From an optimization exercise on the open Yosys and OpenROAD flow, aimed at small area; shortcuts taken in it are not production practice.
Function not checked in this run: the RTL went through the layout flow alone.
No activity file was given, so power comes from the tool's default toggle rates.

`flow/design.v`:
```
`timescale 1ps/1ps                                                                                                     
module completer_interface #(                                                                                                          
  parameter TCQ = 1,                                                                                            
  parameter C_DATA_WIDTH               = 256,                                                                
  parameter AXISTEN_IF_CC_ALIGNMENT_MODE   = "FALSE",                                                           
  parameter AXISTEN_IF_CC_PARITY_CHECK     = 0,                                                                 
  parameter AXI4_CQ_TUSER_WIDTH            = 88,                                                                                                                     
  parameter PARITY_WIDTH = C_DATA_WIDTH /8,                                                                            
  parameter KEEP_WIDTH   = C_DATA_WIDTH /32,
  parameter MAPPED_ADDR_WIDTH				= 20                                                                            
)(                                                                                                                     
  input                            user_clk,                                                                           
  input                            reset_n,                                                                            
  input                            user_lnk_up,                                                                        
  output wire 	[C_DATA_WIDTH-1:0]   	s_axis_cc_tdata,                                                                    
  output wire   [KEEP_WIDTH-1:0]   		s_axis_cc_tkeep,                                                                    
  output wire                      		s_axis_cc_tlast,                                                                    
  output wire                      		s_axis_cc_tvalid,                                                                   
  output wire  	[32:0]   				s_axis_cc_tuser,                                                                    
  input                            		s_axis_cc_tready,                                                                   
  input       [C_DATA_WIDTH-1:0]   		m_axis_cq_tdata,                                                                    
  input                            		m_axis_cq_tlast,                                                                    
  input                            		m_axis_cq_tvalid,                                                                   
  input       [AXI4_CQ_TUSER_WIDTH-1:0] m_axis_cq_tuser,                                                                    
  input       [KEEP_WIDTH-1:0]   		m_axis_cq_tkeep,                                                                    
  input                    [5:0]   		pcie_cq_np_req_count,                                                               
  output wire              		  		m_axis_cq_tready,                                                                   
  output wire                      		pcie_cq_np_req,                                                                     
   output                payload_len,
  output               [2:0]    req_bar_id,                    
  output   			   [5:0]	req_bar_aperture,
  output      [MAPPED_ADDR_WIDTH-1:0]    rd_addr,
  output      [3:0]     				 rd_be,
  output 	  [5:0]						 rd_req,
  input       [31:0]    				 rd_data,
  input 								 rd_valid,
  output      [MAPPED_ADDR_WIDTH-1:0]   wr_addr,
  output      [C_DATA_WIDTH/8-1:0]    	wr_be,
  output      [C_DATA_WIDTH-1:0]    	wr_data,
  output      [5:0]     				wr_en,
  output 								wr_last,
  input               					wr_busy
); 
  wire              req_compl;
  wire   [5:0]      req_compl_wd;
  wire              req_compl_ur;
  wire              compl_done;
  wire  [2:0]       req_tc;
  wire  [2:0]       req_attr;
  wire  [10:0]       req_len;
  wire  [15:0]      req_rid;
  wire  [7:0]       req_tag;
  wire  [7:0]       req_be;
  wire  [MAPPED_ADDR_WIDTH-1:0]      req_addr;
  wire  [1:0]       req_at;
  wire [63:0]       req_des_qword0;
  wire [63:0]       req_des_qword1;
  wire              req_des_tph_present;
  wire [1:0]        req_des_tph_type;
  wire [7:0]        req_des_tph_st_tag;
  wire              req_mem_lock;
  wire              req_mem;
  wire 				m_axis_cq_tready_bit;
	assign m_axis_cq_tready                    = m_axis_cq_tready_bit;
    assign rd_req = req_compl_wd;
	assign rd_addr = req_addr;
  cq_rx_t #(
    .TCQ(TCQ),
    .C_DATA_WIDTH               	( C_DATA_WIDTH ),
    .AXI4_CQ_TUSER_WIDTH            ( AXI4_CQ_TUSER_WIDTH),
	.MAPPED_ADDR_WIDTH				(MAPPED_ADDR_WIDTH)
  ) cq_rx_t_i (
    .user_clk( user_clk ),
    .reset_n( reset_n ),
    .m_axis_cq_tdata( m_axis_cq_tdata ),
    .m_axis_cq_tlast( m_axis_cq_tlast ),
    .m_axis_cq_tvalid( m_axis_cq_tvalid ),
    .m_axis_cq_tuser( m_axis_cq_tuser ),
    .m_axis_cq_tkeep( m_axis_cq_tkeep ),
    .m_axis_cq_tready( m_axis_cq_tready_bit ),
    .pcie_cq_np_req_count ( pcie_cq_np_req_count ),
    .pcie_cq_np_req ( pcie_cq_np_req ),
    .req_compl( req_compl ),
    .req_compl_wd( req_compl_wd ),
    .req_compl_ur( req_compl_ur ),
    .compl_done( compl_done ),
    .req_tc( req_tc ),
    .req_attr( req_attr ),
    .req_len( req_len ),
    .req_rid( req_rid ),
    .req_tag( req_tag ),
    .req_be( req_be ),
    .req_addr( req_addr ),
    .req_at( req_at ),
    .req_des_qword0( req_des_qword0 ),
    .req_des_qword1( req_des_qword1 ),
    .req_des_tph_present( req_des_tph_present ),
    .req_des_tph_type( req_des_tph_type ),
    .req_des_tph_st_tag( req_des_tph_st_tag ),
    .req_mem_lock( req_mem_lock ),
    .req_mem( req_mem ),
    .req_bar_id			(req_bar_id		 ),                    
  	.req_bar_aperture	(req_bar_aperture),
    .wr_addr( wr_addr ),
    .wr_be( wr_be ),
    .wr_data( wr_data ),
    .wr_en( wr_en ),
    .wr_last( wr_last),
    .payload_len( payload_len ),
    .wr_busy( wr_busy)
  );
  cc_tx_t #(
    .TCQ( TCQ ),
    .C_DATA_WIDTH             		( C_DATA_WIDTH ),
    .AXISTEN_IF_CC_ALIGNMENT_MODE ( AXISTEN_IF_CC_ALIGNMENT_MODE ),
    .AXISTEN_IF_CC_PARITY_CHECK   ( AXISTEN_IF_CC_PARITY_CHECK ),
    .MAPPED_ADDR_WIDTH				(MAPPED_ADDR_WIDTH)
  ) cc_tx_t_i (
    .user_clk( user_clk ),
    .reset_n( reset_n ),
    .s_axis_cc_tdata( s_axis_cc_tdata ),
    .s_axis_cc_tkeep ( s_axis_cc_tkeep ),
    .s_axis_cc_tlast( s_axis_cc_tlast ),
    .s_axis_cc_tvalid( s_axis_cc_tvalid ),
    .s_axis_cc_tuser( s_axis_cc_tuser ),
    .s_axis_cc_tready( s_axis_cc_tready ),
    .req_compl( req_compl ),
    .req_compl_wd( req_compl_wd ),
    .req_compl_ur( req_compl_ur ),
    .payload_len ( payload_len ),
    .compl_done( compl_done ),
    .req_tc( req_tc ),
    .req_td(1'b0),
    .req_ep(1'b0),
    .req_attr( req_attr[1:0] ),
    .req_len( req_len ),
    .req_rid( req_rid ),
    .req_tag( req_tag ),
    .req_be( req_be ),
    .req_addr( req_addr ),
    .req_at( req_at ),
    .req_des_qword0( req_des_qword0 ),
    .req_des_qword1( req_des_qword1 ),
    .req_des_tph_present( req_des_tph_present ),
    .req_des_tph_type( req_des_tph_type ),
    .req_des_tph_st_tag( req_des_tph_st_tag ),
    .req_mem_lock( req_mem_lock ),
    .req_mem( req_mem ),
    .rd_addr(  ),
    .rd_be( rd_be ),
    .rd_valid(rd_valid ),
    .rd_data( rd_data )
    );
endmodule                                                                                      
`timescale 1ps/1ps
(* DowngradeIPIdentifiedWarnings = "yes" *)
module cq_rx_t  #(
  parameter C_DATA_WIDTH = 256,
  parameter TCQ = 1,
  parameter AXI4_CQ_TUSER_WIDTH     = 88,
  parameter AXISTEN_IF_CQ_ALIGNMENT_MODE   = "FALSE",
  parameter STRB_WIDTH   = C_DATA_WIDTH / 8,                
  parameter KEEP_WIDTH   = C_DATA_WIDTH / 32,
  parameter PARITY_WIDTH = C_DATA_WIDTH / 8,                
  parameter MAPPED_ADDR_WIDTH = 21
) (
  input                            user_clk,
  input                            reset_n,
  input      [C_DATA_WIDTH-1:0]    m_axis_cq_tdata,
  input                            m_axis_cq_tlast,
  input                            m_axis_cq_tvalid,
  input                  [AXI4_CQ_TUSER_WIDTH-1:0]    m_axis_cq_tuser,
  input        [KEEP_WIDTH-1:0]    m_axis_cq_tkeep,
  input                   [5:0]    pcie_cq_np_req_count,
  output reg                       m_axis_cq_tready,
  output reg                       pcie_cq_np_req,
  output reg                       req_compl,
  output reg               [5:0]   req_compl_wd,
  output reg                       req_compl_ur,
  input                            compl_done,
  output reg              [2:0]    req_tc,              
  output reg              [2:0]    req_attr,            
  output reg             [10:0]    req_len,             
  output reg             [15:0]    req_rid,             
  output reg              [2:0]    	req_bar_id,                    
  output reg  			  [5:0]		req_bar_aperture,
  output reg              [7:0]    req_tag,             
  output reg              [7:0]    req_be,              
  output reg             [MAPPED_ADDR_WIDTH-1:0]    req_addr,            
  output reg              [1:0]    req_at,              
  output reg             [63:0]    req_des_qword0,      
  output reg             [63:0]    req_des_qword1,      
  output reg                       req_des_tph_present, 
  output reg              [1:0]    req_des_tph_type,    
  output reg              [7:0]    req_des_tph_st_tag,  
  output reg                       req_mem_lock,
  output reg                       req_mem,
  output reg             [MAPPED_ADDR_WIDTH-1:0]    wr_addr,             
  output reg              [C_DATA_WIDTH/8-1:0]    wr_be,               
  output reg			 wr_last,
  output reg             [C_DATA_WIDTH-1:0]    wr_data,             
  output reg             [5:0]     wr_en,               
  output reg                       payload_len,         
  input                            wr_busy              
);
  localparam PIO_RX_MEM_RD_FMT_TYPE    = 4'b0000;     
  localparam PIO_RX_MEM_WR_FMT_TYPE    = 4'b0001;     
  localparam PIO_RX_IO_RD_FMT_TYPE     = 4'b0010;     
  localparam PIO_RX_IO_WR_FMT_TYPE     = 4'b0011;     
  localparam PIO_RX_ATOP_FAA_FMT_TYPE  = 4'b0100;     
  localparam PIO_RX_ATOP_UCS_FMT_TYPE  = 4'b0101;     
  localparam PIO_RX_ATOP_CAS_FMT_TYPE  = 4'b0110;     
  localparam PIO_RX_MEM_LK_RD_FMT_TYPE = 4'b0111;     
  localparam PIO_RX_MSG_FMT_TYPE       = 4'b1100;     
  localparam PIO_RX_MSG_VD_FMT_TYPE    = 4'b1101;     
  localparam PIO_RX_MSG_ATS_FMT_TYPE   = 4'b1110;     
  localparam PIO_RX_RST_STATE          = 8'b00000000;
  localparam PIO_RX_WAIT_STATE         = 8'b00000001;
  localparam PIO_RX_64_QW1             = 8'b00000010;
  localparam PIO_RX_DATA               = 8'b00000011;
  localparam PIO_RX_DATA2              = 8'b00000100;
  localparam PIO_RX_WRITE_STATE		   = 8'b00000101;
  localparam BAR_ID_SELECT = (C_DATA_WIDTH == 64) ? 48 : 112;
  localparam bar_addr_mask_128k 	= 32'h0001ffff;
  reg [10:0]		 dw_left;
  reg [5:0]          wr_en_p;
  reg [7:0]          state;
  reg [3:0]          trn_type;
  wire               sop;                    
  reg                in_packet_q;
  reg [2:0]          data_start_loc;
  reg [15:0]         req_snoop_latency;
  reg [15:0]         req_no_snoop_latency;
  reg [3:0]          req_obff_code;
  reg [7:0]          req_msg_code;
  reg [2:0]          req_msg_route;
  reg [15:0]         req_dst_id;
  reg [15:0]         req_vend_id;
  reg [31:0]         req_vend_hdr;
  reg [127:0]        req_tl_hdr;
  reg [C_DATA_WIDTH-1:0] m_axis_cq_tdata_q;
 always@(posedge user_clk)
  begin
    if(!reset_n)
      in_packet_q <= 1'b0;
    else if (m_axis_cq_tvalid && m_axis_cq_tready && m_axis_cq_tlast)
      in_packet_q <= 1'b0;
    else if (sop && m_axis_cq_tready)
      in_packet_q <= 1'b1;
  end
  assign sop = !in_packet_q && m_axis_cq_tvalid;
  always @(posedge user_clk)
  begin
    if(!reset_n)
    begin
      m_axis_cq_tdata_q    <= {C_DATA_WIDTH{1'b0}};
    end
    else begin
      if(m_axis_cq_tvalid)
      begin
        m_axis_cq_tdata_q    <= m_axis_cq_tdata;
      end
    end
  end
  generate
    if (C_DATA_WIDTH == 256) begin : pio_rx_sm_256
      always@(posedge user_clk) begin
        if(!reset_n) begin
          m_axis_cq_tready    <= 1'b0;
          pcie_cq_np_req      <= 1'b1;
          req_compl           <= 1'b0;
          req_compl_wd        <= 6'b000000;
          req_compl_ur        <= 1'b0;
          req_tc              <= 3'b0;
          req_attr            <= 3'b0;
          req_len             <= 11'b0;
          req_rid             <= 16'b0;
          req_tag             <= 8'b0;
          req_be              <= 8'b0;
          req_addr            <= 0;
          req_at              <= 2'b0;
          wr_last			  <= 1'b0;	
          wr_be               <= 8'b0;
          wr_addr             <= 0;
          wr_data             <= 64'h0;
          wr_en               <= 6'b0;
          payload_len         <= 1'b0;
          data_start_loc      <= 3'b0;
          wr_en_p			  <= 6'b0;
          state               <= PIO_RX_RST_STATE;
          trn_type            <= 4'b0;
          req_snoop_latency   <= 16'b0;
          req_no_snoop_latency<= 16'b0;
          req_obff_code       <= 4'b0;
          req_msg_code        <= 8'b0;
          req_msg_route       <= 3'b0;
          req_dst_id          <= 16'b0;
          req_vend_id         <= 16'b0;
          req_vend_hdr        <= 32'b0;
          req_tl_hdr          <= 128'b0;
          req_des_qword0      <= 64'b0;
          req_des_qword1      <= 64'b0;
          req_des_tph_present <= 1'b0;
          req_des_tph_type    <= 2'b0;
          req_des_tph_st_tag  <= 8'b0;
          req_mem_lock        <= 1'b0;
          req_mem             <= 1'b0;
          req_bar_id				<= 3'b0;
          req_bar_aperture			<= 6'B0;
          dw_left			<= 11'B0;
        end
        else begin
          wr_en               <= 6'b0;
          req_compl           <= 1'b0;
          wr_last			  <= 1'b0;
          case (state)
            PIO_RX_RST_STATE : begin
              m_axis_cq_tready <= 1'b1;
              if (sop) begin  
                case( m_axis_cq_tdata[78:75] )  
                  PIO_RX_MEM_RD_FMT_TYPE : begin
                    trn_type         <= m_axis_cq_tdata[78:75];
                    req_len          <= m_axis_cq_tdata[74:64];
                    m_axis_cq_tready <= 1'b0;
                    req_mem          <= 1'b1;
                    state            <= PIO_RX_WAIT_STATE;
                    req_be           <= m_axis_cq_tuser[7:0];
                    req_des_qword0      <= m_axis_cq_tdata[63:0];
                    req_des_qword1      <= m_axis_cq_tdata[127:64];
                    req_addr         <= m_axis_cq_tdata[MAPPED_ADDR_WIDTH-1:0];  
                    req_des_tph_present <= m_axis_cq_tuser[42];
                    req_des_tph_type    <= m_axis_cq_tuser[44:43];
                    req_des_tph_st_tag  <= m_axis_cq_tuser[52:45];
                    req_bar_id 				<= m_axis_cq_tdata[BAR_ID_SELECT+:3];                    
	          		req_bar_aperture		<= m_axis_cq_tdata[BAR_ID_SELECT+3+:9];
	          		if((m_axis_cq_tdata[74:64] == 11'h001) || (m_axis_cq_tdata[74:64] == 11'h002))
                    begin
                      req_compl        <= 1'b0;
                      req_compl_wd[m_axis_cq_tdata[BAR_ID_SELECT+:3]] <= 1'b1;
                      req_tc           <= m_axis_cq_tdata[123:121];
                      req_attr         <= m_axis_cq_tdata[126:124];
                      req_rid          <= m_axis_cq_tdata[95:80];
                      req_tag          <= m_axis_cq_tdata[103:96];
                      req_at           <= m_axis_cq_tdata[1:0];
                      payload_len      <= m_axis_cq_tdata[65];
                    end
                    else begin
                      req_compl        <= 1'b0;
                      req_compl_wd     <= 6'b000000;
                      req_compl_ur     <= 1'b1;
                    end
                  end   
                  PIO_RX_MEM_WR_FMT_TYPE : begin
                    req_bar_id 				<= m_axis_cq_tdata[BAR_ID_SELECT+:3];                    
	          		req_bar_aperture		<= m_axis_cq_tdata[BAR_ID_SELECT+3+:9];
                    trn_type         <= m_axis_cq_tdata[78:75];
                    req_len          <= m_axis_cq_tdata[74:64];
                    req_mem          <= 1'b0;
                    if(m_axis_cq_tdata[74:64] == 11'h002)  
                      payload_len    <= 1'b1;
                    else
                      payload_len   <= 1'b0;
                    if(AXISTEN_IF_CQ_ALIGNMENT_MODE == "FALSE") begin  
                      if(m_axis_cq_tdata[74:64] == 11'h004) begin  
                    	wr_data        <= { 128'b0, m_axis_cq_tdata[255:128]};	
                    	wr_be            <= { 16'b0, 16'hffff};
                    	wr_last			  <= 1'b1;
                      end 
                      else if(m_axis_cq_tdata[74:64] == 11'h003) begin  
                      	wr_data        <= { 160'b0, m_axis_cq_tdata[223:128]};
                      	wr_be          <= { 20'b0, 12'hfff};
                      	wr_last			  <= 1'b1;
                      end 
                      else if(m_axis_cq_tdata[74:64] == 11'h002) begin  
                        wr_data        <= { 192'b0, m_axis_cq_tdata[191:128]};
                        wr_be          <= { 24'b0, 8'hff};
                        wr_last			  <= 1'b1;
                      end
                      else if (m_axis_cq_tdata[74:64] == 11'h001) begin  
                        wr_data       <= { 224'b0, m_axis_cq_tdata[159:128]};
                        wr_be         <= { 28'b0, 4'hf};
                        wr_last			  <= 1'b1;
                      end
		    		end 
                    if(	(m_axis_cq_tdata[74:64] == 11'h001) || (m_axis_cq_tdata[74:64] == 11'h002) || 
                    	(m_axis_cq_tdata[74:64] == 11'h003) || (m_axis_cq_tdata[74:64] == 11'h004) )
                    begin
                    	if(AXISTEN_IF_CQ_ALIGNMENT_MODE == "FALSE") begin  
	                        state            <= PIO_RX_WAIT_STATE;
	                        wr_en[m_axis_cq_tdata[BAR_ID_SELECT+:3]]            <= 1'b1;
	                        wr_addr          <= m_axis_cq_tdata[MAPPED_ADDR_WIDTH-1:0];
	                        m_axis_cq_tready <= 1'b0;
                      	end  
                      	else begin  
	                        state            <= PIO_RX_DATA;
	                        req_addr         <= m_axis_cq_tdata[MAPPED_ADDR_WIDTH-1:0];
	                        data_start_loc   <= (AXISTEN_IF_CQ_ALIGNMENT_MODE  == "TRUE") ? {m_axis_cq_tdata[4:2]} : 3'b0;
                      	end
                      end
                    else begin  
                      wr_addr          <= {m_axis_cq_tdata[MAPPED_ADDR_WIDTH-1:2], 2'b00};  
                      wr_en_p <= 6'b000001 << m_axis_cq_tdata[BAR_ID_SELECT+:3]; 	
                      dw_left <= m_axis_cq_tdata[74:64];	
                      state            <= PIO_RX_WRITE_STATE;
                    end
                  end  
                  PIO_RX_IO_RD_FMT_TYPE : begin
                    trn_type         <= m_axis_cq_tdata[78:75];
                    req_len          <= m_axis_cq_tdata[74:64];
                    m_axis_cq_tready <= 1'b0;
                    req_mem          <= 1'b0;
                    state            <= PIO_RX_WAIT_STATE;
                    req_be           <= m_axis_cq_tuser[7:0];
                    req_des_qword0      <= m_axis_cq_tdata[63:0];
                    req_des_qword1      <= m_axis_cq_tdata[127:64];
                    req_addr         <= m_axis_cq_tdata[MAPPED_ADDR_WIDTH-1:0];
                    req_des_tph_present <= m_axis_cq_tuser[42];
                    req_des_tph_type    <= m_axis_cq_tuser[44:43];
                    req_des_tph_st_tag  <= m_axis_cq_tuser[52:45];
                    req_bar_id 				<= m_axis_cq_tdata[BAR_ID_SELECT+:3];                    
	          		req_bar_aperture		<= m_axis_cq_tdata[BAR_ID_SELECT+3+:9];
                    if((m_axis_cq_tdata[74:64] == 11'h001) || (m_axis_cq_tdata[74:64] == 11'h002))
                    begin
                      req_compl        <= 1'b0;
                      req_compl_wd[m_axis_cq_tdata[BAR_ID_SELECT+:3]] <= 1'b1;
                      req_tc           <= m_axis_cq_tdata[123:121];
                      req_attr         <= m_axis_cq_tdata[126:124];
                      req_rid          <= m_axis_cq_tdata[95:80];
                      req_tag          <= m_axis_cq_tdata[103:96];
                      req_at           <= m_axis_cq_tdata[1:0];
                      payload_len    <= m_axis_cq_tdata[65];
                    end
                    else begin
                      req_compl        <= 1'b0;
                      req_compl_wd     <= 1'b0;
                      req_compl_ur     <= 1'b1;
                    end
                  end  
                  PIO_RX_IO_WR_FMT_TYPE : begin
                    trn_type         <= m_axis_cq_tdata[78:75];
                    req_len          <= m_axis_cq_tdata[74:64];
                    req_mem          <= 1'b0;
                    state            <= PIO_RX_WAIT_STATE;
                    req_be           <= m_axis_cq_tuser[7:0];
                    req_addr         <= m_axis_cq_tdata[MAPPED_ADDR_WIDTH-1:0];
                    req_des_tph_present <= m_axis_cq_tuser[42];
                    req_des_tph_type    <= m_axis_cq_tuser[44:43];
                    req_des_tph_st_tag  <= m_axis_cq_tuser[52:45];
                    req_des_qword0      <= m_axis_cq_tdata[63:0];
                    req_des_qword1      <= m_axis_cq_tdata[127:64];
                    req_bar_id 				<= m_axis_cq_tdata[BAR_ID_SELECT+:3];                    
	          		req_bar_aperture		<= m_axis_cq_tdata[BAR_ID_SELECT+3+:9];
                    if((m_axis_cq_tdata[74:64] == 11'h001) || (m_axis_cq_tdata[74:64] == 11'h002))
                    begin
                      req_compl        <= 1'b1;
                      req_compl_wd     <= 6'b000000;
                      req_tc           <= m_axis_cq_tdata[123:121];
                      req_attr         <= m_axis_cq_tdata[126:124];
                      req_rid          <= m_axis_cq_tdata[95:80];
                      req_tag          <= m_axis_cq_tdata[103:96];
                      req_at           <= m_axis_cq_tdata[1:0];
                      payload_len   <= m_axis_cq_tdata[65];
                      if(AXISTEN_IF_CQ_ALIGNMENT_MODE == "FALSE") begin  
                        state            <= PIO_RX_WAIT_STATE;
                        wr_be            <= m_axis_cq_tuser[7:0];
                        wr_en[m_axis_cq_tdata[BAR_ID_SELECT+:3]]            <= 1'b1;
                        wr_addr          <= {m_axis_cq_tdata[MAPPED_ADDR_WIDTH-1:2], 2'b00};  
                        m_axis_cq_tready <= 1'b0;
                        if(m_axis_cq_tdata[74:64] == 11'h002) begin  
                          wr_data        <= m_axis_cq_tdata[191:128];
                        end
                        else if (m_axis_cq_tdata[74:64] == 11'h001) begin  
                          wr_data       <= { 32'b0, m_axis_cq_tdata[159:128]};
                        end
                      end  
                      else begin  
                        state            <= PIO_RX_DATA;
                        data_start_loc   <= (AXISTEN_IF_CQ_ALIGNMENT_MODE  == "TRUE") ? {m_axis_cq_tdata_q[4:2]} : 3'b0;
                      end
                    end
                    else begin  
                      req_compl        <= 1'b0;
                      req_compl_wd     <= 6'b000000;
                      req_compl_ur     <= 1'b1;
                      state            <= PIO_RX_RST_STATE;
                    end
                  end  
                  PIO_RX_ATOP_FAA_FMT_TYPE, PIO_RX_ATOP_UCS_FMT_TYPE, PIO_RX_ATOP_CAS_FMT_TYPE : begin
                    trn_type         <= m_axis_cq_tdata[78:75];
                    req_len          <= m_axis_cq_tdata[74:64];
                    m_axis_cq_tready <= 1'b0;
                    req_mem          <= 1'b0;
                    state            <= PIO_RX_WAIT_STATE;
                    req_be           <= m_axis_cq_tuser[7:0];
                    req_des_qword0      <= m_axis_cq_tdata[63:0];
                    req_des_qword1      <= m_axis_cq_tdata[127:64];
                    req_des_tph_present <= m_axis_cq_tuser[42];
                    req_des_tph_type    <= m_axis_cq_tuser[44:43];
                    req_des_tph_st_tag  <= m_axis_cq_tuser[52:45];
                    req_bar_id 				<= m_axis_cq_tdata[BAR_ID_SELECT+:3];                    
	          		req_bar_aperture		<= m_axis_cq_tdata[BAR_ID_SELECT+3+:9];
                    if((m_axis_cq_tdata[74:64] == 11'h001) || (m_axis_cq_tdata[74:64] == 11'h002))
                    begin
                      req_compl        <= 1'b1;
                      req_compl_wd     <= 6'b000000;
                      req_tc           <= m_axis_cq_tdata[123:121];
                      req_attr         <= m_axis_cq_tdata[126:124];
                      req_rid          <= m_axis_cq_tdata[95:80];
                      req_tag          <= m_axis_cq_tdata[103:96];
                    end
                    else begin
                      req_compl        <= 1'b0;
                      req_compl_wd     <= 6'b000000;
                      req_compl_ur     <= 1'b1;
                    end
                  end  
                  PIO_RX_MEM_LK_RD_FMT_TYPE : begin
                    trn_type         <= m_axis_cq_tdata[78:75];
                    req_len          <= m_axis_cq_tdata[74:64];
                    m_axis_cq_tready <= 1'b0;
                    state            <= PIO_RX_WAIT_STATE;
                    req_be           <= m_axis_cq_tuser[7:0];
                    req_des_qword0      <= m_axis_cq_tdata[63:0];
                    req_des_qword1      <= m_axis_cq_tdata[127:64];
                    req_addr         <= m_axis_cq_tdata[MAPPED_ADDR_WIDTH-1:0];
                    req_des_tph_present <= m_axis_cq_tuser[42];
                    req_des_tph_type    <= m_axis_cq_tuser[44:43];
                    req_des_tph_st_tag  <= m_axis_cq_tuser[52:45];
                    req_bar_id 				<= m_axis_cq_tdata[BAR_ID_SELECT+:3];                    
	          		req_bar_aperture		<= m_axis_cq_tdata[BAR_ID_SELECT+3+:9];
                    if((m_axis_cq_tdata[74:64] == 11'h001) || (m_axis_cq_tdata[74:64] == 11'h002))
                    begin
                      req_compl        <= 1'b1;
                      req_compl_wd[req_bar_id] <= 1'b1;
                      req_tc           <= m_axis_cq_tdata[123:121];
                      req_attr         <= m_axis_cq_tdata[126:124];
                      req_rid          <= m_axis_cq_tdata[95:80];
                      req_tag          <= m_axis_cq_tdata[103:96];
                      req_mem_lock     <= 1'b1;
                      req_at           <= m_axis_cq_tdata[1:0];
                      payload_len   <= m_axis_cq_tdata[65];
                    end
                    else begin
                      req_compl        <= 1'b1;
                      req_compl_wd     <= 6'b000000;
                      req_compl_ur     <= 1'b1;
                    end
                  end  
                  PIO_RX_MSG_FMT_TYPE : begin
                    req_snoop_latency    <= m_axis_cq_tdata[15:0];
                    req_no_snoop_latency <= m_axis_cq_tdata[31:16];
                    req_obff_code        <= m_axis_cq_tdata[35:32];
                    trn_type             <= m_axis_cq_tdata[78:75];
                    req_len              <= m_axis_cq_tdata[74:64];
                    req_mem              <= 1'b0;
                    m_axis_cq_tready     <= 1'b0;
                    req_tc               <= m_axis_cq_tdata[123:121];
                    req_attr             <= m_axis_cq_tdata[126:124];
                    req_at               <= m_axis_cq_tdata[1:0];
                    req_rid              <= m_axis_cq_tdata[95:80];
                    req_tag              <= m_axis_cq_tdata[103:96];
                    req_be               <= m_axis_cq_tuser[7:0];
                    req_msg_code         <= m_axis_cq_tdata[111:104];
                    req_msg_route        <= m_axis_cq_tdata[107:105];
                    state                <= PIO_RX_RST_STATE;
                  end  
                  PIO_RX_MSG_VD_FMT_TYPE : begin
                    trn_type             <= m_axis_cq_tdata[78:75];
                    req_len              <= m_axis_cq_tdata[74:64];
                    m_axis_cq_tready     <= 1'b0;
                    req_mem              <= 1'b0;
                    req_tc               <= m_axis_cq_tdata[123:121];
                    req_attr             <= m_axis_cq_tdata[126:124];
                    req_rid              <= m_axis_cq_tdata[95:80];
                    req_tag              <= m_axis_cq_tdata[103:96];
                    req_be               <= m_axis_cq_tuser[7:0];
                    req_at               <= m_axis_cq_tdata[1:0];
                    req_msg_code         <= m_axis_cq_tdata[111:104];
                    req_msg_route        <= m_axis_cq_tdata[107:105];
                    req_dst_id           <= m_axis_cq_tdata[15:0];
                    req_vend_id          <= m_axis_cq_tdata[31:16];
                    req_vend_hdr         <= m_axis_cq_tdata[63:32];
                    state                <= PIO_RX_RST_STATE;
                  end  
                  PIO_RX_MSG_ATS_FMT_TYPE : begin
                    trn_type             <= m_axis_cq_tdata[78:75];
                    req_len              <= m_axis_cq_tdata[74:64];
                    m_axis_cq_tready     <= 1'b0;
                    req_mem              <= 1'b0;
                    req_tc               <= m_axis_cq_tdata[123:121];
                    req_attr             <= m_axis_cq_tdata[126:124];
                    req_at               <= m_axis_cq_tdata[1:0];
                    req_rid              <= m_axis_cq_tdata[95:80];
                    req_tag              <= m_axis_cq_tdata[103:96];
                    req_be               <= m_axis_cq_tuser[7:0];
                    req_msg_code         <= m_axis_cq_tdata[111:104];
                    req_msg_route        <= m_axis_cq_tdata[107:105];
                    req_tl_hdr           <= m_axis_cq_tdata[127:0];
                    state                <= PIO_RX_RST_STATE;
                  end  
                  default : begin  
                    state        <= PIO_RX_RST_STATE;
                  end
                endcase  
              end  
            end  
            PIO_RX_WRITE_STATE : begin	
            	dw_left <= dw_left < 8 ? 0 : dw_left-8;
            	wr_data        <= { 128'b0, m_axis_cq_tdata[255:128]};	
            	wr_en <= wr_en_p;
            	wr_data  <= {m_axis_cq_tdata[127:0], m_axis_cq_tdata_q[255:128]};	
            	case (dw_left) 
            		1 		: begin wr_be <= { 28'b0, 4'hf};       end
            		2 		: begin wr_be <= { 24'b0, 8'hff};      end
            		3 		: begin wr_be <= { 20'b0, 12'hfff};    end
            		4 		: begin wr_be <= { 16'b0, 16'hffff};   end
            		5 		: begin wr_be <= { 12'b0, 20'hfffff};  end
            		6 		: begin wr_be <= { 8'b0,  24'hfffff};  end
            		7 		: begin wr_be <= { 4'b0,  28'hffffff}; end
            		default : begin wr_be <= 32'hffffffff;   	   end
            	endcase       			     	
				if(dw_left < 9)	
                	state  <= PIO_RX_RST_STATE;
			end  
            PIO_RX_WAIT_STATE : begin
              wr_en      <= 1'b0;
              req_compl  <= 1'b0;
              req_compl_wd  <= 6'b000000;
              if ((trn_type == PIO_RX_MEM_WR_FMT_TYPE) && (!wr_busy))
              begin
                m_axis_cq_tready <= 1'b1;
                state        <= PIO_RX_RST_STATE;
              end else if ((trn_type == PIO_RX_IO_WR_FMT_TYPE) && (!wr_busy))
              begin
                m_axis_cq_tready <= 1'b1;
                state        <= PIO_RX_RST_STATE;
              end else if ((trn_type == PIO_RX_MEM_RD_FMT_TYPE) && (compl_done))
              begin
                m_axis_cq_tready <= 1'b1;
                state        <= PIO_RX_RST_STATE;
              end else if ((trn_type == PIO_RX_MEM_LK_RD_FMT_TYPE) && (compl_done))
              begin
                m_axis_cq_tready <= 1'b1;
                state        <= PIO_RX_RST_STATE;
              end else if ((trn_type == PIO_RX_IO_RD_FMT_TYPE) && (compl_done))
              begin
                m_axis_cq_tready <= 1'b1;
                state        <= PIO_RX_RST_STATE;
              end else if (((trn_type == PIO_RX_ATOP_FAA_FMT_TYPE) || (trn_type == PIO_RX_ATOP_UCS_FMT_TYPE) ||
                            (trn_type == PIO_RX_ATOP_CAS_FMT_TYPE)) && (compl_done))
              begin
                m_axis_cq_tready <= 1'b1;
                state        <= PIO_RX_RST_STATE;
              end else
                state        <= PIO_RX_WAIT_STATE;
            end  
          endcase  
        end  
      end  
    end  
  endgenerate
endmodule  
`timescale 1ps/1ps
(* DowngradeIPIdentifiedWarnings = "yes" *)
module cc_tx_t    #(
  parameter 		C_DATA_WIDTH = 256,	
  parameter        TCQ = 1,
  parameter       AXISTEN_IF_CC_ALIGNMENT_MODE = "FALSE",
  parameter       AXISTEN_IF_CC_PARITY_CHECK   = 0,
  parameter        MAPPED_ADDR_WIDTH = 13,
  parameter PARITY_WIDTH = C_DATA_WIDTH /8,
  parameter KEEP_WIDTH   = C_DATA_WIDTH /32,
  parameter STRB_WIDTH   = C_DATA_WIDTH / 8
)(
  input                          user_clk,
  input                          reset_n,
  output reg [C_DATA_WIDTH-1:0]  s_axis_cc_tdata,
  output reg   [KEEP_WIDTH-1:0]  s_axis_cc_tkeep,
  output reg                     s_axis_cc_tlast,
  output reg                     s_axis_cc_tvalid,
  output reg             [32:0]  s_axis_cc_tuser,
  input                          s_axis_cc_tready,
  input                          req_compl,
  input                   [5:0]  req_compl_wd,
  input                          req_compl_ur,
  input                          payload_len,
  output reg                     compl_done,
  input                   [2:0]  req_tc,
  input                          req_td,
  input                          req_ep,
  input                   [1:0]  req_attr,
  input                  [10:0]  req_len,
  input                  [15:0]  req_rid,
  input                   [7:0]  req_tag,
  input                   [7:0]  req_be,
  input                  [MAPPED_ADDR_WIDTH-1:0]  req_addr,
  input                   [1:0]  req_at,
  input                  [63:0]  req_des_qword0,
  input                  [63:0]  req_des_qword1,
  input                          req_des_tph_present,
  input                   [1:0]  req_des_tph_type,
  input                   [7:0]  req_des_tph_st_tag,
  input                          req_mem_lock,
  input                          req_mem,
  output reg             [10:0]  rd_addr,
  output reg              [3:0]  rd_be,
  input                  [31:0]  rd_data,
  input 						 rd_valid
);
  localparam PIO_TX_RST_STATE                   = 4'b0000;
  localparam PIO_TX_COMPL_C1                    = 4'b0001;
  localparam PIO_TX_COMPL_C2                    = 4'b0010;
  localparam PIO_TX_COMPL_WD_C1                 = 4'b0011;
  localparam PIO_TX_COMPL_WD_C2                 = 4'b0100;
  localparam PIO_TX_COMPL_PYLD                  = 4'b0101;
  localparam PIO_TX_CPL_UR_C1                   = 4'b0110;
  localparam PIO_TX_CPL_UR_C2                   = 4'b0111;
  localparam PIO_TX_CPL_UR_C3                   = 4'b1000;
  localparam PIO_TX_CPL_UR_C4                   = 4'b1001;
  localparam PIO_TX_MRD_C2                      = 4'b1010;
  localparam PIO_TX_COMPL_WD_2DW                = 4'b1011;
  localparam PIO_TX_COMPL_WD_2DW_ADDR_ALGN_C1   = 4'b1100;
  localparam PIO_TX_COMPL_WD_2DW_ADDR_ALGN_C2   = 4'b1101;
  reg  [11:0]              byte_count_fbe;
  reg  [11:0]              byte_count_lbe;
  wire [11:0]              byte_count;
  reg  [06:0]              lower_addr;
  reg  [06:0]              lower_addr_q;
  reg  [06:0]              lower_addr_qq;
  reg  [15:0]              tkeep;
  reg  [15:0]              tkeep_q;
  reg  [15:0]              tkeep_qq;
  reg                      req_compl_q;
  reg                      req_compl_qq;
  reg  		               req_compl_wd_q;
  reg                      req_compl_wd_qq;
  reg                      req_compl_wd_qqq;
  reg                      req_compl_ur_q;
  reg                      req_compl_ur_qq;
  reg  [3:0]               state;
  wire  [31:0]             s_axis_cc_tparity;
  reg  [31:0]			   rd_letchd;
  reg  [31:0]              rd_data_reg;  
  reg  [1:0]               rd_dly_cntr;  
  reg                      rd_SM;        
  localparam               rd_IDLE  = 1'b0;
  localparam               rd_DW_HI = 1'b1;
  always @ (posedge user_clk)begin
     if (!reset_n) begin
        rd_addr          <= 11'b0;
        rd_be            <= 4'b0;
        rd_SM            <= rd_IDLE;
        req_compl_wd_q   <= 1'b0;
     end
     else begin
        case ( rd_SM )
        rd_IDLE : begin
           rd_dly_cntr    <= 2'b0;
           req_compl_wd_q <= 1'b0;
           if (rd_valid)  
           	rd_letchd <= rd_data;
           if (rd_valid) begin
              if (payload_len == 0) begin  
                 rd_addr        <= req_addr[10:0];  
                 rd_be          <= req_be[3:0];
                 req_compl_wd_q <= 1'b1;
              end
              else begin  
                 rd_addr        <= req_addr[10:0] + 11'h001;
                 rd_be          <= req_be[7:4];
                 rd_SM          <= rd_DW_HI;
              end
           end
        end
        rd_DW_HI : begin
           rd_dly_cntr <= rd_dly_cntr + 1;
           rd_addr        <= req_addr[10:0];
           rd_be          <= req_be[3:0];
           if (rd_dly_cntr == 2'b00)
              req_compl_wd_q <= 1'b1;     
           else
              req_compl_wd_q <= 1'b0;     
           if (rd_dly_cntr[1] == 1'b1) begin   
              rd_data_reg    <= rd_data;  
              rd_SM          <= rd_IDLE;
           end
        end
        default : begin
              req_compl_wd_q <= 1'b0;
              rd_SM          <= rd_IDLE;
        end
        endcase
     end
  end
  always @ (req_be) begin
    casex (req_be[3:0])
      4'b1xx1 : byte_count_fbe = 12'h004;
      4'b01x1 : byte_count_fbe = 12'h003;
      4'b1x10 : byte_count_fbe = 12'h003;
      4'b0011 : byte_count_fbe = 12'h002;
      4'b0110 : byte_count_fbe = 12'h002;
      4'b1100 : byte_count_fbe = 12'h002;
      4'b0001 : byte_count_fbe = 12'h001;
      4'b0010 : byte_count_fbe = 12'h001;
      4'b0100 : byte_count_fbe = 12'h001;
      4'b1000 : byte_count_fbe = 12'h001;
      4'b0000 : byte_count_fbe = 12'h001;
      default : byte_count_fbe = 12'h000;
    endcase
    casex (req_be[7:4])
      4'b1xx1 : byte_count_lbe = 12'h004;
      4'b01x1 : byte_count_lbe = 12'h003;
      4'b1x10 : byte_count_lbe = 12'h003;
      4'b0011 : byte_count_lbe = 12'h002;
      4'b0110 : byte_count_lbe = 12'h002;
      4'b1100 : byte_count_lbe = 12'h002;
      4'b0001 : byte_count_lbe = 12'h001;
      4'b0010 : byte_count_lbe = 12'h001;
      4'b0100 : byte_count_lbe = 12'h001;
      4'b1000 : byte_count_lbe = 12'h001;
      4'b0000 : byte_count_lbe = 12'h000;
      default : byte_count_lbe = 12'h000;
    endcase
  end
  assign byte_count = (payload_len == 1)? (byte_count_lbe + byte_count_fbe) : byte_count_fbe;
  always @ (req_be or req_addr) begin
    casex (req_be[3:0])
	4'b0000 : lower_addr = {req_addr[6:2], 2'b00};
        4'bxxx1 : lower_addr = {req_addr[6:2], 2'b00};
        4'bxx10 : lower_addr = {req_addr[6:2], 2'b01};
        4'bx100 : lower_addr = {req_addr[6:2], 2'b10};
        4'b1000 : lower_addr = {req_addr[6:2], 2'b11};
	default : lower_addr = 7'h0;
    endcase
  end
  always @  (lower_addr) begin
    casex (lower_addr[4:2])
      3'b000 : tkeep = (AXISTEN_IF_CC_ALIGNMENT_MODE == "TRUE" ) ? 16'h1 :16'h1; 
      3'b001 : tkeep = (AXISTEN_IF_CC_ALIGNMENT_MODE == "TRUE" ) ? 16'h3 :16'h1; 
      3'b010 : tkeep = (AXISTEN_IF_CC_ALIGNMENT_MODE == "TRUE" ) ? 16'h7 :16'h1; 
      3'b011 : tkeep = (AXISTEN_IF_CC_ALIGNMENT_MODE == "TRUE" ) ? 16'hf :16'h1; 
      3'b100 : tkeep = (AXISTEN_IF_CC_ALIGNMENT_MODE == "TRUE" ) ? 16'h1f :16'h1; 
      3'b101 : tkeep = (AXISTEN_IF_CC_ALIGNMENT_MODE == "TRUE" ) ? 16'h3f :16'h1; 
      3'b110 : tkeep = (AXISTEN_IF_CC_ALIGNMENT_MODE == "TRUE" ) ? 16'h7f :16'h1; 
      3'b111 : tkeep = (AXISTEN_IF_CC_ALIGNMENT_MODE == "TRUE" ) ? 16'hff :16'h1; 
    endcase
  end
  always @ (posedge user_clk)
  begin
    if (!reset_n) begin
      req_compl_q     <= 1'b0;
      req_compl_qq    <= 1'b0;
      req_compl_wd_qq <= 1'b0;
      req_compl_wd_qqq <= 1'b0;
      tkeep_q         <= 16'h0F;
      req_compl_ur_q  <= 1'b0;
      req_compl_ur_qq <= 1'b0;
    end else begin
      lower_addr_q    <= lower_addr;
      tkeep_q         <= tkeep;
      tkeep_qq         <= tkeep_q;
      lower_addr_qq   <= lower_addr_q;
      req_compl_q     <= req_compl;
      req_compl_qq    <= req_compl_q;
      req_compl_wd_qq <= req_compl_wd_q;
      req_compl_wd_qqq <= req_compl_wd_qq;
      req_compl_ur_q  <= req_compl_ur;
      req_compl_ur_qq <= req_compl_ur_q;
    end
  end
  generate
    if(AXISTEN_IF_CC_PARITY_CHECK == 1)
    begin
      genvar a;
      for(a=0; a< STRB_WIDTH; a = a + 1)  
      begin : parity_assign
        assign s_axis_cc_tparity[a] = !(  s_axis_cc_tdata[(8*a)+ 0] ^ s_axis_cc_tdata[(8*a)+ 1]
                                 ^ s_axis_cc_tdata[(8*a)+ 2] ^ s_axis_cc_tdata[(8*a)+ 3]
                                 ^ s_axis_cc_tdata[(8*a)+ 4] ^ s_axis_cc_tdata[(8*a)+ 5]
                                 ^ s_axis_cc_tdata[(8*a)+ 6] ^ s_axis_cc_tdata[(8*a)+ 7]);
      end
    end else begin
      genvar b;
      for(b=0; b< STRB_WIDTH; b = b + 1)  
      begin : parity_assign
        assign s_axis_cc_tparity[b] = 32'b0;
      end
    end
  endgenerate
  generate  
  if(C_DATA_WIDTH == 256)
  begin
    always @ ( posedge user_clk )
    begin
      if(!reset_n ) begin
        state                   <= PIO_TX_RST_STATE;
        s_axis_cc_tdata         <= {C_DATA_WIDTH{1'b0}};
        s_axis_cc_tkeep         <= {KEEP_WIDTH{1'b0}};
        s_axis_cc_tlast         <= 1'b0;
        s_axis_cc_tvalid        <= 1'b0;
        s_axis_cc_tuser         <= 33'b0;
        compl_done              <= 1'b0;
      end else begin  
            case (state)
              PIO_TX_RST_STATE : begin   
                state                   <= PIO_TX_RST_STATE;
                s_axis_cc_tdata         <= {C_DATA_WIDTH{1'b0}};
                s_axis_cc_tkeep         <= {KEEP_WIDTH{1'b1}};
                s_axis_cc_tlast         <= 1'b0;
                s_axis_cc_tvalid        <= 1'b0;
                s_axis_cc_tuser         <= 33'b0;
                compl_done              <= 1'b0;
                if(req_compl) begin
                   state <= PIO_TX_COMPL_C1;
                end else if (req_compl_wd != "000000") begin
                   state <= PIO_TX_COMPL_WD_C1;
                end else if (req_compl_ur) begin
                   state <= PIO_TX_CPL_UR_C1;
                end
              end  
              PIO_TX_COMPL_C1 : begin  
                if(req_compl_qq) begin
                  s_axis_cc_tvalid  <= 1'b1;
                  s_axis_cc_tlast   <= 1'b1;
                  s_axis_cc_tkeep   <= 8'h07;
                  s_axis_cc_tdata   <= {160'b0,         
                                             1'b0,           
                                             1'b0, req_attr, 
                                             req_tc,         
                                             1'b0,           
                                             8'hAA,               
                                             {5'b11111, 3'b000},  
                                             req_tag,        
                                             req_rid,        
                                             1'b0,           
                                             1'b0,           
                                             3'b000,         
                                             (req_mem ? (11'h1 + payload_len) : 11'b0),          
                                             2'b0,           
                                             1'b0,           
                                             {1'b0, byte_count},                                 
                                             6'b0,           
                                             req_at,         
                                             1'b0,           
                                             lower_addr};    
                  s_axis_cc_tuser   <= {1'b0, (AXISTEN_IF_CC_PARITY_CHECK ? s_axis_cc_tparity : 32'b0)};
                  if(s_axis_cc_tready) begin
                    state <= PIO_TX_RST_STATE;
                    compl_done        <= 1'b1;
                  end else begin
                    state <= PIO_TX_COMPL_C1;
                  end
                end
              end   
              PIO_TX_COMPL_WD_C1 : begin   
                if (req_compl_wd_qqq) begin
                  if(payload_len == 0)  
                  begin
                    if(AXISTEN_IF_CC_ALIGNMENT_MODE == "FALSE") begin  
                      s_axis_cc_tvalid  <= 1'b1;
                      s_axis_cc_tlast   <= 1'b1;
                      s_axis_cc_tkeep   <= 8'h0F;
                      s_axis_cc_tdata   <= {128'b0,         
                                                 rd_letchd,  
                                                 1'b0,           
                                                 1'b0, req_attr, 
                                                 req_tc,         
                                                 1'b0,           
                                                 8'hAA,               
                                                 {5'b11111, 3'b000},  
                                                 req_tag,        
                                                 req_rid,        
                                                 1'b0,           
                                                 1'b0,           
                                                 3'b000,         
                                                 (req_mem ? (11'h1 + payload_len) : 11'b1),          
                                                 2'b0,           
                                                 (req_mem_lock? 1'b1 : 1'b0),   
                                                 {1'b0, byte_count},            
                                                 6'b0,           
                                                 req_at,         
                                                 1'b0,           
                                                 lower_addr};    
                      s_axis_cc_tuser   <= {1'b0, (AXISTEN_IF_CC_PARITY_CHECK ? s_axis_cc_tparity : 32'b0)};
                      if(s_axis_cc_tready) begin
                        state <= PIO_TX_RST_STATE;
                        compl_done        <= 1'b1;
                      end else begin
                        state <= PIO_TX_COMPL_WD_C1;
                      end
                    end   
                    else begin  
                      s_axis_cc_tvalid  <= 1'b1;
                      s_axis_cc_tlast   <= 1'b0;
                      s_axis_cc_tkeep   <= 8'hFF;
                      s_axis_cc_tdata   <= {160'b0,         
                                                 1'b0,           
                                                 1'b0, req_attr, 
                                                 req_tc,         
                                                 1'b0,           
                                                 8'hAA,               
                                                 {5'b11111, 3'b000},  
                                                 req_tag,        
                                                 req_rid,        
                                                 1'b0,           
                                                 1'b0,           
                                                 3'b000,         
                                                 (req_mem ? (11'h1 + payload_len) : 11'b1),          
                                                 2'b0,           
                                                 (req_mem_lock? 1'b1 : 1'b0),       
                                                 {1'b0, byte_count},                
                                                 6'b0,           
                                                 req_at,         
                                                 1'b0,           
                                                 lower_addr};    
                      s_axis_cc_tuser   <= {1'b0, (AXISTEN_IF_CC_PARITY_CHECK ? s_axis_cc_tparity : 32'b0)};
                      compl_done        <= 1'b0;
                      if(s_axis_cc_tready) begin
                        state <= PIO_TX_COMPL_PYLD;
                      end else begin
                        state <= PIO_TX_COMPL_WD_C1;
                      end
                    end     
                  end  
                  else begin  
                    if(AXISTEN_IF_CC_ALIGNMENT_MODE == "FALSE") begin  
                      state       <= PIO_TX_COMPL_WD_2DW;
                    end   
                    else begin  
                      s_axis_cc_tvalid  <= 1'b1;
                      s_axis_cc_tlast   <= 1'b0;
                      s_axis_cc_tkeep   <= 8'hFF;
                      s_axis_cc_tdata   <= {160'b0,         
                                                 1'b0,           
                                                 1'b0, req_attr, 
                                                 req_tc,         
                                                 1'b0,           
                                                 8'hAA,               
                                                 {5'b11111, 3'b000},  
                                                 req_tag,        
                                                 req_rid,        
                                                 1'b0,           
                                                 1'b0,           
                                                 3'b000,         
                                                 (req_mem ? (11'h1 + payload_len) : 11'b1),          
                                                 2'b0,           
                                                 (req_mem_lock? 1'b1 : 1'b0),       
                                                 {1'b0, byte_count},                
                                                 6'b0,           
                                                 req_at,         
                                                 1'b0,           
                                                 lower_addr};    
                      s_axis_cc_tuser   <= {1'b0, (AXISTEN_IF_CC_PARITY_CHECK ? s_axis_cc_tparity : 32'b0)};
                      compl_done        <= 1'b0;
                      if(s_axis_cc_tready) begin
                        state <= PIO_TX_COMPL_WD_2DW_ADDR_ALGN_C1;
                      end else begin
                        state <= PIO_TX_COMPL_WD_C1;
                      end
                    end   
                  end   
                end
              end  
              PIO_TX_COMPL_WD_2DW : begin  
                s_axis_cc_tvalid  <= 1'b1;
                s_axis_cc_tlast   <= 1'b1;
                s_axis_cc_tkeep   <= 8'h1F;
                s_axis_cc_tdata   <= {96'b0,          
                                           rd_data_reg,    
                                           rd_data,        
                                           1'b0,           
                                           1'b0, req_attr, 
                                           req_tc,         
                                           1'b0,           
                                           8'hAA,               
                                           {5'b11111, 3'b000},  
                                           req_tag,        
                                           req_rid,        
                                           1'b0,           
                                           1'b0,           
                                           3'b000,         
                                           (req_mem ? (11'h1 + payload_len) : 11'b1),          
                                           2'b0,           
                                           (req_mem_lock? 1'b1 : 1'b0),    
                                           {1'b0, byte_count},             
                                           6'b0,           
                                           req_at,         
                                           1'b0,           
                                           lower_addr};    
                s_axis_cc_tuser   <= {1'b0, (AXISTEN_IF_CC_PARITY_CHECK ? s_axis_cc_tparity : 32'b0)};
                if(s_axis_cc_tready) begin
                  state        <= PIO_TX_RST_STATE;
                  compl_done   <= 1'b1;
                end else begin
                  state <= PIO_TX_COMPL_WD_2DW;
                end
              end  
              PIO_TX_CPL_UR_C1 : begin  
                if (req_compl_ur_qq) begin
                     s_axis_cc_tvalid  <= 1'b1;
                     s_axis_cc_tlast   <= 1'b1;
                     s_axis_cc_tkeep   <= 8'hFF;
                     s_axis_cc_tdata   <= {req_des_qword1,  
                                                req_des_qword0,  
                                                8'b0,                 
                                                req_des_tph_st_tag,   
                                                5'b0,                 
                                                req_des_tph_type,     
                                                req_des_tph_present,  
                                                req_be,         
                                                1'b0,           
                                                1'b0, req_attr, 
                                                req_tc,         
                                                1'b0,           
                                                8'hAA,               
                                                {5'b11111, 3'b000},  
                                                req_tag,        
                                                req_rid,        
                                                1'b0,           
                                                1'b0,           
                                                3'b001,         
                                                11'h000,        
                                                2'b0,           
                                                (req_mem_lock? 1'b1 : 1'b0),    
                                                13'h0004,       
                                                6'b0,           
                                                req_at,         
                                                1'b0,           
                                                lower_addr};    
                     s_axis_cc_tuser   <= {1'b0, (AXISTEN_IF_CC_PARITY_CHECK ? s_axis_cc_tparity : 32'b0)};
                     if(s_axis_cc_tready) begin
                       state        <= PIO_TX_RST_STATE;
                       compl_done   <= 1'b1;
                     end else begin
                       state        <= PIO_TX_CPL_UR_C1;
                     end
                end
              end  
            endcase
          end  
      end  
    end  
  endgenerate
endmodule  
```
`flow/constraint.sdc`:
```
create_clock -name core_clock -period 5.0 [get_ports {user_clk}]
set_input_delay 1.0000 -clock core_clock [delete_from_list [all_inputs] [get_ports {user_clk}]]
set_output_delay 1.0000 -clock core_clock [all_outputs]
set_load 0.01 [all_outputs]
```
`flow/run.sh`:
```
#!/bin/bash
# synth_recipe.tcl (not shown) runs the flow's synth.tcl, then flattens the netlist and writes it again
# the make line also repeats each setting of config.mk as NAME=value (left out here)
make -C /OpenROAD-flow-scripts/flow DESIGN_CONFIG=/design/flow/config.mk WORK_HOME=/design/flow/orfs CLKGATE_MAP_FILE= SYNTH_SCRIPT=/design/flow/synth_recipe.tcl finish
```
`flow/config.mk`:
```
export PLATFORM = sky130hd
export DESIGN_NAME = completer_interface
export DESIGN_NICKNAME = completer_interface
export VERILOG_FILES = /design/flow/design.v
export SDC_FILE = /design/flow/constraint.sdc
export NUM_CORES = 4
export LEC_CHECK = 0
export CAP_MARGIN = 20
export CORE_AREA = 10 10 390 390
export DIE_AREA = 0 0 400 400
export PLACE_DENSITY = 0.6
export SLEW_MARGIN = 20
```
==> reports/metrics.yaml <==
drt:
  vias: 32900
  post_drt_wl_per_cell_um: 24.5
  drtAntennaViolNets: 0
sta:
  min_period_ns: 3.63
  skew_ns: 0.0188
  maxSlewViolCount: 0
  period_share_pct: 72.6
  holdWs_ns: 0.433
  relSlewSlack_pct: 26.2
  worst_slack_ns: 1.37
synthesis:
  synthTopCellsByCount: "dfxtp_1 (894), nand2_1 (675), a21oi_1 (570)"
  synth_top_area_share_pct: 48.2
  syn_area_per_cell_um2: 9.14
  synth_cells: 4063
  synth_compound_area_share_pct: 20.6
  post-synth-top-count-cell: "dfxtp_1"
  synth_enable_flop_cells: 66
  ys.flop_type: "dfxtp_1"
  synth_seq_cells: 960
  synth_top_family_by_area: "compound AO/OA/AOI/OAI gates"
pwr:
  clockPowerShare_pct: 46.0
  power.switching_uw: 5070
  power_frac_comb_pct: 10.8
  maxPowerGroup: "clock"
  power.density_nw_per_um2: 366
clock_tree:
  cts_hold_buffers: 0
  cts_root_buf: "clkbuf_16"
  cts_resized: 0
  tritoncts: "yes"
  cts_setup_buffers: 0
  cts_buffers: 111
final_layout:
  final_area_um2: 51400
  final_util_pct: 35.8
  largest_register_ffs: 256
  drive_gt1_share_pct: 7.09
global_route:
  grt_max_degree: 163
  grt_pass1_vias: 31700
  antenna_found_initial: 32
critical_path:
  crit_type: "input port to flip-flop"
  crit_start: "m_axis_cq_tdata[75]"
  r2r_slack_ns: 1.91
  cp.arrival_ns: 4.27
  endpoint_kind: "flip-flop"
  reg2reg_to: "cq_rx_t_i.wr_data[209]"
  crit_family: "buffers and inverters"
  r2r.worst_path.cells: 9
  startpoint_type: "input port"
die:
  die_w_um: 400
  die_h_um: 400
  core.rowCount: 139
  core_area_um2: 143000
hold_path:
  hold_path_startpoint: "cc_tx_t_i.req_compl_q"
status:
  outcome: "complete, no violations"
placement:
  dp_hpwl_um: 115000
[layout by cell type (no fill, tap or decap), types with 15 or more instances in the layout]
cell type	netlist	routed
o21ai_1	29	30
o2bb2ai_1	80	80
nor2_1	210	207
nand2_1	675	675
clkbuf_16	0	111
o21ai_0	249	246
buf_4	110	49
or2_2	24	24
mux2i_1	204	204
clkbuf_8	0	24
clkdlybuf4s50_1	0	892
inv_1	26	25
buf_12	0	16
clkinv_2	0	27
edfxtp_1	66	66
a22o_1	57	56
conb_1	2	75
nand3_1	110	109
dfxtp_1	894	893
a32oi_1	101	101
nor3_1	15	15
a22oi_1	67	67
ha_1	20	19
a21oi_1	570	568
[cell type report]
cell class                 count  area (µm²)  area share, %
multi-input combinational   2686       15400           30.0
inverter                      26         105          0.204
sequential                   960       19900           38.7
clock buffer                 139        3110           6.06
timing repair buffer         961        9690           18.9
antenna                       13        32.5         0.0633
tap                         1903        2380           4.63
clock inverter                69         796           1.55
[metal layers]
layer  GRT usage, %  vias to the layer above  routed length (µm)
li1               -                    15500                   -
met1           22.2                    16000               64400
met2           32.1                     1138               78300
met3           7.56                      247               16300
met4           8.25                       34                6320
met5              0                        -                 222
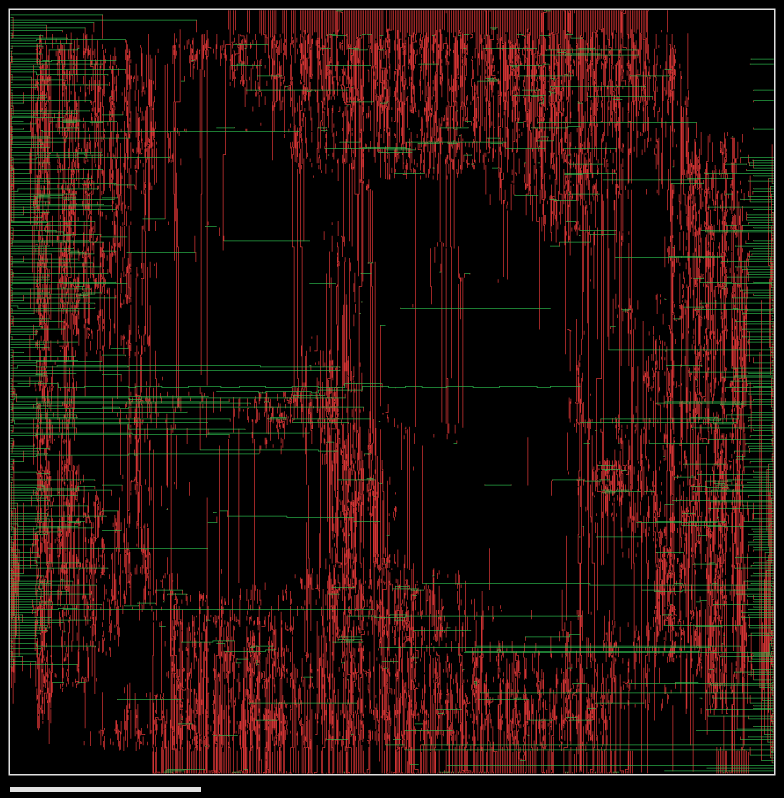
(images/wires.png)
The bar under the picture is 100 µm long. Two of the layers only.
- metal 2: red (wire length 78.3 mm)
- metal 3: green (wire length 16300 µm)

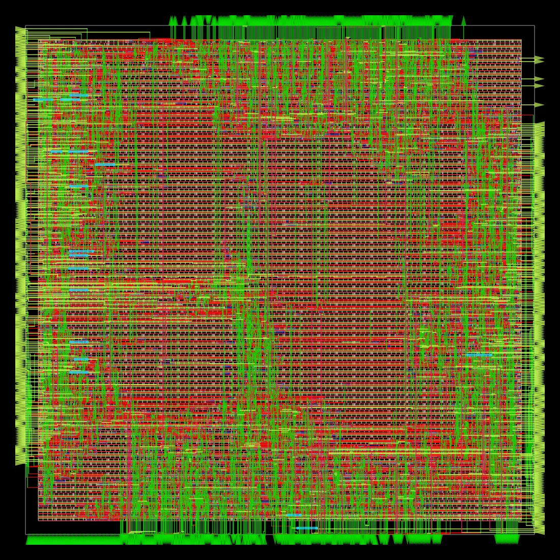
(images/routing.png)
WL met1: 64400 µm
Routed Wire Length: 166000 µm

## afterwards: timing with drivers on the ports
How much do the figures lean on ideal ports? The routed layout below was timed once more, with nothing changed but the port constraints.
Step 1 sets driving cells, clkbuf_16 on the clock port and buf_2 on the other inputs (assumed; they add their load-dependent delay and slew).
Step 2 moves the port delays by t, midway between the first and last clock arrival at a register: inputs arrive t later, outputs are due t later. That takes back most of the time a late clock gives input paths.
a / b / c = ideal / step 1 / step 2; a / b = the first two.
shift t [ns]: 0.798
setup WS [ns]: 1.368 / 1.407 / 0.608
worst setup path after step 2: input to register
worst register clock-pin slew, ns: 0.07 / 0.07
worst data-port slew with drivers (ns): 0.20
After both steps this run still meets setup and hold. For this run, drivers alone change the setup slack by +0.039 ns; drivers and shift together by -0.760 ns.
